Source: an optimization exercise on an open RTL-to-GDS flow (aim: small area, a short achievable clock period and few clock cycles). Production flows keep margins and buffers that such runs may drop.
Function was checked by simulation only, so behaviour that the tests miss may differ from the original.
Power is estimated from default activity; no workload was simulated.

==> images/congestion_map.png <==
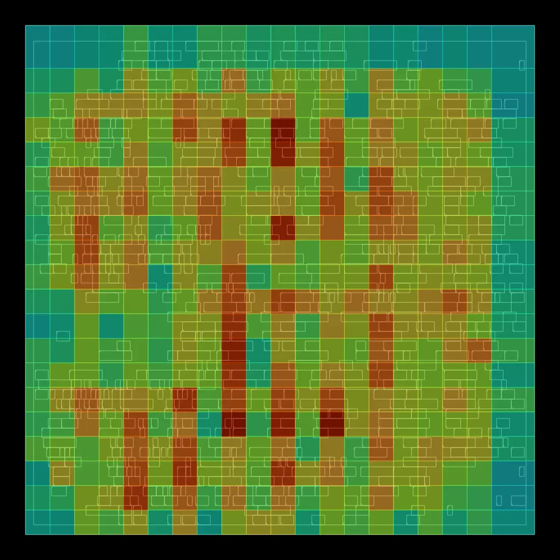
==> images/closeup.png <==
The bar under the picture is 10 µm long. Region (23, 95) to (48, 120) µm. Cells in grey, sequential cells in the stronger grey; small squares are vias.
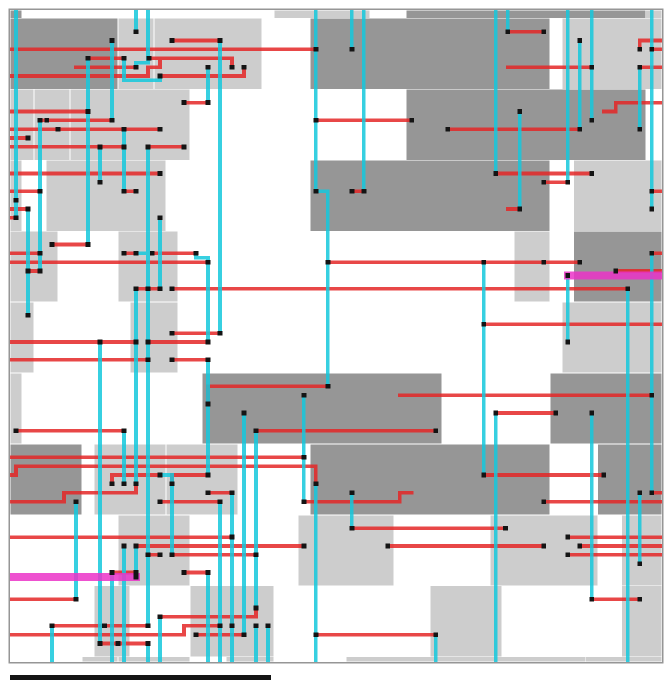
==> images/ff_map.png <==
The bar under the picture is 50 µm long.
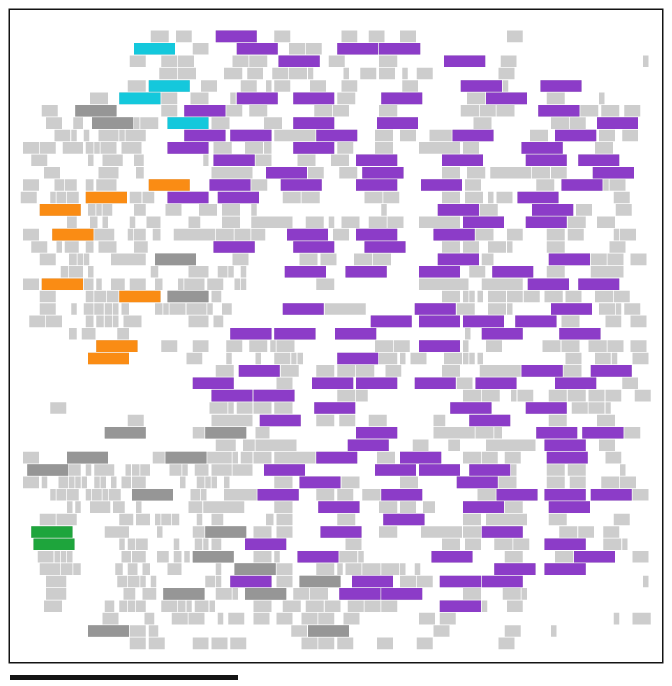
==> images/m4.png <==
Cells faint in the background.
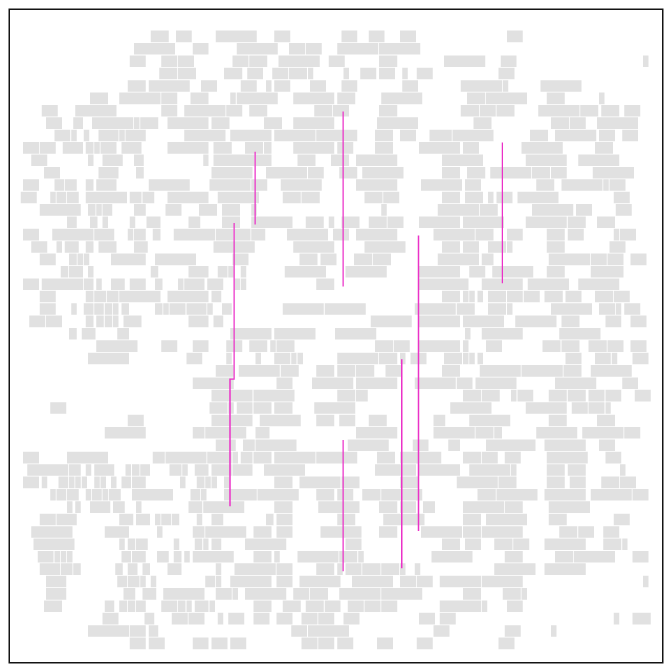
**flow/design.v**
```verilog
module axi_slave_simple #(
    parameter ADDR_WIDTH = 32,
    parameter DATA_WIDTH = 32,
    parameter ID_WIDTH = 4
)(
    input  logic                    ACLK,
    input  logic                    ARESETn,
    input  logic [ID_WIDTH-1:0]     AWID,
    input  logic [ADDR_WIDTH-1:0]   AWADDR,
    input  logic [7:0]              AWLEN,
    input  logic [2:0]              AWSIZE,
    input  logic [1:0]              AWBURST,
    input  logic                    AWVALID,
    output logic                    AWREADY,
    input  logic [DATA_WIDTH-1:0]   WDATA,
    input  logic [DATA_WIDTH/8-1:0] WSTRB,
    input  logic                    WLAST,
    input  logic                    WVALID,
    output logic                    WREADY,
    output logic [ID_WIDTH-1:0]     BID,
    output logic [1:0]              BRESP,
    output logic                    BVALID,
    input  logic                    BREADY,
    input  logic [ID_WIDTH-1:0]     ARID,
    input  logic [ADDR_WIDTH-1:0]   ARADDR,
    input  logic [7:0]              ARLEN,
    input  logic [2:0]              ARSIZE,
    input  logic [1:0]              ARBURST,
    input  logic                    ARVALID,
    output logic                    ARREADY,
    output logic [ID_WIDTH-1:0]     RID,
    output logic [DATA_WIDTH-1:0]   RDATA,
    output logic [1:0]              RRESP,
    output logic                    RLAST,
    output logic                    RVALID,
    input  logic                    RREADY
);
    logic [DATA_WIDTH-1:0] registers [0:3];
    typedef enum logic [2:0] {
        W_IDLE,
        W_ADDR,
        W_DATA, 
        W_RESP
    } write_state_t;
    write_state_t w_state, w_next_state;
    logic [ID_WIDTH-1:0]     stored_awid;
    logic [ADDR_WIDTH-1:0]   stored_awaddr;
    logic [7:0]              stored_awlen;
    logic [7:0]              w_beat_count;
    logic [ADDR_WIDTH-1:0]   w_current_addr;
    always_ff @(posedge ACLK or negedge ARESETn) begin
        if (!ARESETn) begin
            w_state <= W_IDLE;
            w_beat_count <= 0;
            w_current_addr <= 0;
            stored_awid <= 0;
            stored_awaddr <= 0;
            stored_awlen <= 0;
            for (int i = 0; i < 4; i++) begin
                registers[i] <= '0;
            end
        end else begin
            w_state <= w_next_state;
            case (w_state)
                W_IDLE: begin
                end
                W_ADDR: begin
                    if (AWVALID && AWREADY) begin
                        stored_awid <= AWID;
                        stored_awaddr <= AWADDR;
                        stored_awlen <= AWLEN;
                        w_beat_count <= AWLEN;
                        w_current_addr <= AWADDR;   
                    end
                end
                W_DATA: begin
                    if (WVALID && WREADY) begin
                        unique case (w_current_addr[3:2])  
                            2'b00: begin
                                if (WSTRB[0]) registers[0][7:0]   <= WDATA[7:0];
                                if (WSTRB[1]) registers[0][15:8]  <= WDATA[15:8];
                                if (WSTRB[2]) registers[0][23:16] <= WDATA[23:16];
                                if (WSTRB[3]) registers[0][31:24] <= WDATA[31:24];
                            end
                            2'b01: begin
                                if (WSTRB[0]) registers[1][7:0]   <= WDATA[7:0];
                                if (WSTRB[1]) registers[1][15:8]  <= WDATA[15:8];
                                if (WSTRB[2]) registers[1][23:16] <= WDATA[23:16];
                                if (WSTRB[3]) registers[1][31:24] <= WDATA[31:24];
                            end
                            2'b10: begin
                                if (WSTRB[0]) registers[2][7:0]   <= WDATA[7:0];
                                if (WSTRB[1]) registers[2][15:8]  <= WDATA[15:8];
                                if (WSTRB[2]) registers[2][23:16] <= WDATA[23:16];
                                if (WSTRB[3]) registers[2][31:24] <= WDATA[31:24];
                            end
                            2'b11: begin
                                if (WSTRB[0]) registers[3][7:0]   <= WDATA[7:0];
                                if (WSTRB[1]) registers[3][15:8]  <= WDATA[15:8];
                                if (WSTRB[2]) registers[3][23:16] <= WDATA[23:16];
                                if (WSTRB[3]) registers[3][31:24] <= WDATA[31:24];
                            end
                        endcase
                        if (w_beat_count > 0) begin
                            w_beat_count <= w_beat_count - 1;
                            w_current_addr <= w_current_addr + 4;  
                        end
                    end
                end
            endcase
        end
    end
    always_comb begin
        w_next_state = w_state;
        case (w_state)
            W_IDLE: begin
                if (AWVALID) 
                    w_next_state = W_ADDR;
            end
            W_ADDR: begin
                if (AWVALID && AWREADY) 
                    w_next_state = W_DATA;
            end
            W_DATA: begin
                if (WVALID && WREADY && WLAST) 
                    w_next_state = W_RESP;
            end
            W_RESP: begin
                if (BVALID && BREADY) 
                    w_next_state = W_IDLE;
            end
        endcase
    end
    always_comb begin
        AWREADY = (w_state == W_ADDR);
        WREADY  = (w_state == W_DATA);
        BVALID  = (w_state == W_RESP);
        BID     = stored_awid;
        BRESP   = 2'b00;  
    end
    typedef enum logic [2:0] {
        R_IDLE,
        R_ADDR,
        R_DATA
    } read_state_t;
    read_state_t r_state, r_next_state;
    logic [ID_WIDTH-1:0]     stored_arid;
    logic [ADDR_WIDTH-1:0]   stored_araddr;
    logic [7:0]              stored_arlen;
    logic [7:0]              r_beat_count;
    logic [ADDR_WIDTH-1:0]   r_current_addr;
    always_ff @(posedge ACLK or negedge ARESETn) begin
        if (!ARESETn) begin
            r_state <= R_IDLE;
            r_beat_count <= 0;
            r_current_addr <= 0;
            stored_arid <= 0;
            stored_araddr <= 0;
            stored_arlen <= 0;
        end else begin
            r_state <= r_next_state;
            case (r_state)
                R_IDLE: begin
                end
                R_ADDR: begin
                    if (ARVALID && ARREADY) begin
                        stored_arid <= ARID;
                        stored_araddr <= ARADDR;
                        stored_arlen <= ARLEN;
                        r_beat_count <= ARLEN;
                        r_current_addr <= ARADDR;   
                    end
                end
                R_DATA: begin
                    if (RVALID && RREADY) begin
                        if (r_beat_count > 0) begin
                            r_beat_count <= r_beat_count - 1;
                            r_current_addr <= r_current_addr + 4;
                        end
                    end
                end
            endcase
        end
    end
    always_comb begin
        r_next_state = r_state;
        case (r_state)
            R_IDLE: begin
                if (ARVALID) 
                    r_next_state = R_ADDR;
            end
            R_ADDR: begin
                if (ARVALID && ARREADY) 
                    r_next_state = R_DATA;
            end
            R_DATA: begin
                if (RVALID && RREADY && RLAST) 
                    r_next_state = R_IDLE;
            end
        endcase
    end
    always_comb begin
        ARREADY = (r_state == R_ADDR);
        RVALID  = (r_state == R_DATA);
        RID     = stored_arid;
        RLAST   = (r_beat_count == 0);
        RRESP   = 2'b00;  
        unique case (r_current_addr[3:2])
            2'b00:   RDATA = registers[0];
            2'b01:   RDATA = registers[1];
            2'b10:   RDATA = registers[2];
            2'b11:   RDATA = registers[3];
            default: RDATA = '0;
        endcase
    end
endmodule
```
**flow/run.sh**
```bash
#!/bin/bash
# synth_recipe.tcl (not shown) runs the flow's synth.tcl, then flattens the netlist and writes it again
# the make line also repeats each setting of config.mk as NAME=value (left out here)
make -C /OpenROAD-flow-scripts/flow DESIGN_CONFIG=/design/flow/config.mk WORK_HOME=/design/flow/orfs CLKGATE_MAP_FILE= SYNTH_SCRIPT=/design/flow/synth_recipe.tcl finish
```
**flow/config.mk**
```make
export PLATFORM = sky130hd
export DESIGN_NAME = axi_slave_simple
export DESIGN_NICKNAME = axi_slave_simple
export VERILOG_FILES = /design/flow/design.v
export SDC_FILE = /design/flow/constraint.sdc
export NUM_CORES = 4
export LEC_CHECK = 0
export CAP_MARGIN = 20
export CORE_MARGIN = 2
export CORE_UTILIZATION = 40
export SLEW_MARGIN = 20
```
**flow/constraint.sdc**
```tcl
create_clock -name core_clock -period 4.0 [get_ports {ACLK}]
set_input_delay 0.8000 -clock core_clock [delete_from_list [all_inputs] [get_ports {ACLK}]]
set_output_delay 0.8000 -clock core_clock [all_outputs]
set_load 0.01 [all_outputs]
```
==> parameters.txt <==
Parameter                              Value

Route
  Remaining number of nets flagged by the antenna check after routing    0
  Violation count after the first detailed-route iteration    slightly above 300
  Number of DRC violations after detailed routing    0
  DR pass1 iterations    5
  Average wire per cell in the routed design    17.9 µm
  Post-detailed-route via-to-cell ratio    5.37

Synthesis
  Total of flip-flops plus latches after synthesis    160
  Number of enable-type register cells in the synthesized netlist    0
  Synth cell count leaders    sky130_fd_sc_hd__dfrtp_1, sky130_fd_sc_hd__mux2_2, sky130_fd_sc_hd__inv_1, sky130_fd_sc_hd__mux2i_1, sky130_fd_sc_hd__a222oi_1
  Seq/Total Area, Yosys    roughly 52%
  Biggest area consumer among synthesized cells    sky130_fd_sc_hd__dfrtp_1
  Cell types with the largest area share after synthesis    sky130_fd_sc_hd__dfrtp_1, sky130_fd_sc_hd__mux2_2, sky130_fd_sc_hd__mux2i_1
  Netlist cell types    48
  Post-synthesis async set-or-reset flop share    100%
  Fraction of synthesized cell area taken by the top area cell type    between 50 and 60%
  Synthesized instance count    about 630
  Warning count from the yosys run    2
  Most common cell in the synthesized netlist    sky130_fd_sc_hd__dfrtp_1
  Synthesized area per cell    approximately 12 µm²
  Post-synthesis instance area    7750 µm²
  Most used flip-flop cell after synthesis    sky130_fd_sc_hd__dfrtp_1

Final layout
  Total area of multi-input combinational cells    roughly 3400 µm²
  Fraction of final layout cells sized beyond drive strength 1    24.4%
  Number of inserted filler cells in the final layout    about 1600
  Relative area change from synthesis to final layout    26.4%
  Count of nets after finishing    909
  ANT cells    0

Timing
  RSZ-0062 raised after global routing    no
  Count of endpoints failing setup in the final report    0
  Post-layout min period    roughly 3.5 ns
  Worst-Margin Slew    0.798 ns
  Final Max Slew Viols    0
  Worst slew margin    46.8%
  Share of the clock period used by the worst path    just under 90%
  Final hold violation count    0
  Summed negative setup slack over all endpoints    0 ns
  Setup clock skew after layout    0.00995 ns
  Achievable Freq    ~0.29 GHz

Setup path
  Critical path peak fanout    11
  Data required time of the critical path    3.20 ns
  Data arrival time of the worst path    roughly 2.7 ns
  CP Class    register to output pin
  Startpoint type of the worst setup path    register
  Worst r2r path cells    6
  Crit. End Element    output pin
  Reg2reg start    w_state[0]$_DFFE_PN0P_
  Worst setup path start    r_current_addr[2]$_DFFE_PN0P_
  Reg2reg setup slack    ~1.4 ns
  Terminus of the critical flop-to-flop path    registers[0][28]$_DFFE_PN0P_
  CP endpoint    RDATA[26]

Clocking
  TritonCTS clock tree    built
  Skew-Pair Late Insertion Delay    between 0.4 and 0.5 ns
  Hold buffer count at CTS    0
  Clock-pin slew on the worst setup and hold paths    roughly 0.060 ns
  Post-CTS Setup Repair Bufs    0
  Number of gates resized after CTS    0
  Cell at the root of the clock tree    sky130_fd_sc_hd__clkbuf_16
  CTS sink count    160
  H-Tree Level Count    4
  Max Buffers Root-to-Sink    2
  Cts bufs inserted    17

Status
  Outcome    finished clean

Die
  Number of placed I/O pins    ~190
  Cell row count    50
  Area inside the core boundary    about 19000 µm²
  Die Span X    approximately 140 µm
  Area of the die    between 20000 and 25000 µm²
  Vertical extent of the die    roughly 140 µm
  Initial core utilization    41.1%

Placement
  Half-perimeter wire length after detailed placement    roughly 12000 µm
  Port Buffer Count    117
  Weighted congestion at the end of routability-driven global placement    approximately 0.83

GRT
  Overflow left after global routing    0
  Largest net degree at the start of global routing    78
  Antenna violations before repair    0
  Global-route wire length before repair    roughly 29000 µm
  Via count of the first global-routing pass    approximately 5600

Pwr
  PD cells    about 700 nW/µm²
  VDD IR-drop max    0.000378 V
  Leakage power of the design    around 4.5 nW

Run
  Max Cap Violations    0

Min path
  Path category of the worst min-delay check    input pin to asynchronous set/reset pin
Testbench counts, summed over its fixed seeds: cycles 22,109.
## Picture notes: congestion_map.png
Final Core Density: 52.0%
All-Layer GR Usage: 18.5%
global routing met3 resource utilization: 4.59%
met2 layer usage reported by global route: 30.9%

## Picture notes: closeup.png
| colour | layer |
|---|---|
| red | M1 |
| magenta | M3 |
| cyan | M2 |
netlist names of flops here include: registers (3)
most frequent: dfrtp_1 (5), mux2_2 (4)
sequential cells in the window: 5
cells with their middle in the window: 23

## Picture notes: ff_map.png
| colour | signal | flops |
|---|---|---|
| purple | registers | 128 |
| orange | w_beat_count | 8 |
| cyan | stored_awid | 4 |
| green | r_state | 2 |
sequential power: 2.66 mW
fraction of area in registers: 40.9%
register area: 4000 µm²

## Picture notes: m4.png
wire length on this layer: 286 µm
share of all routed wire: 1.6%
longest straight run: 64.6 µm
main direction: vertical
nets with wire on the layer: 4
total number of vias: 5471
final wirelength: 18200 µm

## cell families after synthesis
group	share of synthesized area [%]
muxes	24.7
DFF	51.7
and+or+nand+nor	6.17
AOI/OAI and AO/OA	9.43
buffers and inverters	4.38
adders and majority gates	3.55
other	0.0484
## stage by stage
| stage | hold slack [ns] | cell area [µm²] | setup WS, ns | cells | total power, mW |
|---|---|---|---|---|---|
| finish | 0.397 | 9790 | 0.540 | 1018 | 6.93 |
| global placement | 0.486 | 9210 | 0.992 | 986 | 5.23 |
| detailed placement | 0.492 | 9210 | 0.989 | 986 | 5.37 |
| global route | 0.466 | 9790 | 0.374 | 1018 | 7.40 |
| floorplan | 0.478 | 7760 | 1.57 | 631 | 4.32 |
| CTS | 0.440 | 9790 | 0.529 | 1018 | 6.99 |
## power by group
group / leakage [nW] / internal (mW) / switching, mW
registers: 2.11 / 2.26 / 0.404
logic: 2.07 / 1.40 / 1.27
clock network: 0.271 / 0.934 / 0.664
## placed cells by master (no fill, tap or decap), types with 17 or more instances in the layout
cell type	instances
sky130_fd_sc_hd__dfrtp_1	160
sky130_fd_sc_hd__mux2_2	139
sky130_fd_sc_hd__clkdlybuf4s50_1	116
sky130_fd_sc_hd__inv_1	54
sky130_fd_sc_hd__mux2i_1	35
sky130_fd_sc_hd__a222oi_1	32
sky130_fd_sc_hd__nor2_1	30
sky130_fd_sc_hd__nand2_1	26
sky130_fd_sc_hd__ha_1	21
sky130_fd_sc_hd__clkbuf_16	17
## state kept, by name (all words and copies together), names as in the netlist
register and flops:
w_current_addr 2, r_current_addr 2, stored_awid 4, w_state 2, registers 128, r_state 2
w_beat_count 8, stored_arid 4, r_beat_count 8
## worst min-delay path by stage
stage | startpoint | end | slack, ns | cells after the start
after floorplan | registers[1][27]$_DFFE_PN0P_ | registers[1][27]$_DFFE_PN0P_ | 0.48 | 1
after global placement | registers[1][27]$_DFFE_PN0P_ | registers[1][27]$_DFFE_PN0P_ | 0.49 | 1
after detailed placement | registers[1][6]$_DFFE_PN0P_ | registers[1][6]$_DFFE_PN0P_ | 0.49 | 1
after CTS | ARESETn | registers[0][0]$_DFFE_PN0P_ | 0.44 | 1
after global routing | ARESETn | registers[0][2]$_DFFE_PN0P_ | 0.47 | 1
final | ARESETn | registers[2][1]$_DFFE_PN0P_ | 0.40 | 1
## routing by layer
layer	wire, µm	part of all wire (%)	track usage (%)	vias up
li1	-	-	-	2519
met1	7850	43	23.6	2788
met2	8920	49	30.9	142
met3	1120	6.2	4.59	22
met4	285	1.6	5.78	0
met5	0	0	0	-
## critical path, cell delays in order, from the launching register on
cell                              delay (ns)
sky130_fd_sc_hd__dfrtp_1                0.44
sky130_fd_sc_hd__ha_1                   0.50
sky130_fd_sc_hd__buf_4                  0.31
sky130_fd_sc_hd__a222oi_1               0.13
sky130_fd_sc_hd__mux2i_1                0.25
sky130_fd_sc_hd__clkdlybuf4s50_1        0.59
## final cells by class
cell class / count / area share, %
tap: 260 / 3.32
sequential: 160 / 40.9
multi-input combinational: 387 / 34.9
clock buffer: 19 / 4.53
timing repair buffer: 125 / 12.8
clock inverter: 13 / 1.42
inverter: 54 / 2.07

==> re-timing with driven ports <==
Ports are ideal in the flow. The routed layout listed here was re-timed in OpenROAD. Step 1 assumes that a clkbuf_16 drives the clock port and a buf_2 every other input. Step 2 times the ports against the registers' clock, not the clock port: input delays grow and output delays shrink by t, the midpoint of the rising clock arrivals with the driver on. Three values: ideal, step 1, step 2; two values: the first two.
t (ns): 0.470
setup slack, ns: 0.540 / 0.497 / 0.967
worst register clock-pin slew, ns: 0.07 / 0.07
After both steps this run still meets setup and hold. For this run, drivers alone change the setup slack by -0.043 ns; drivers and shift together by +0.427 ns.
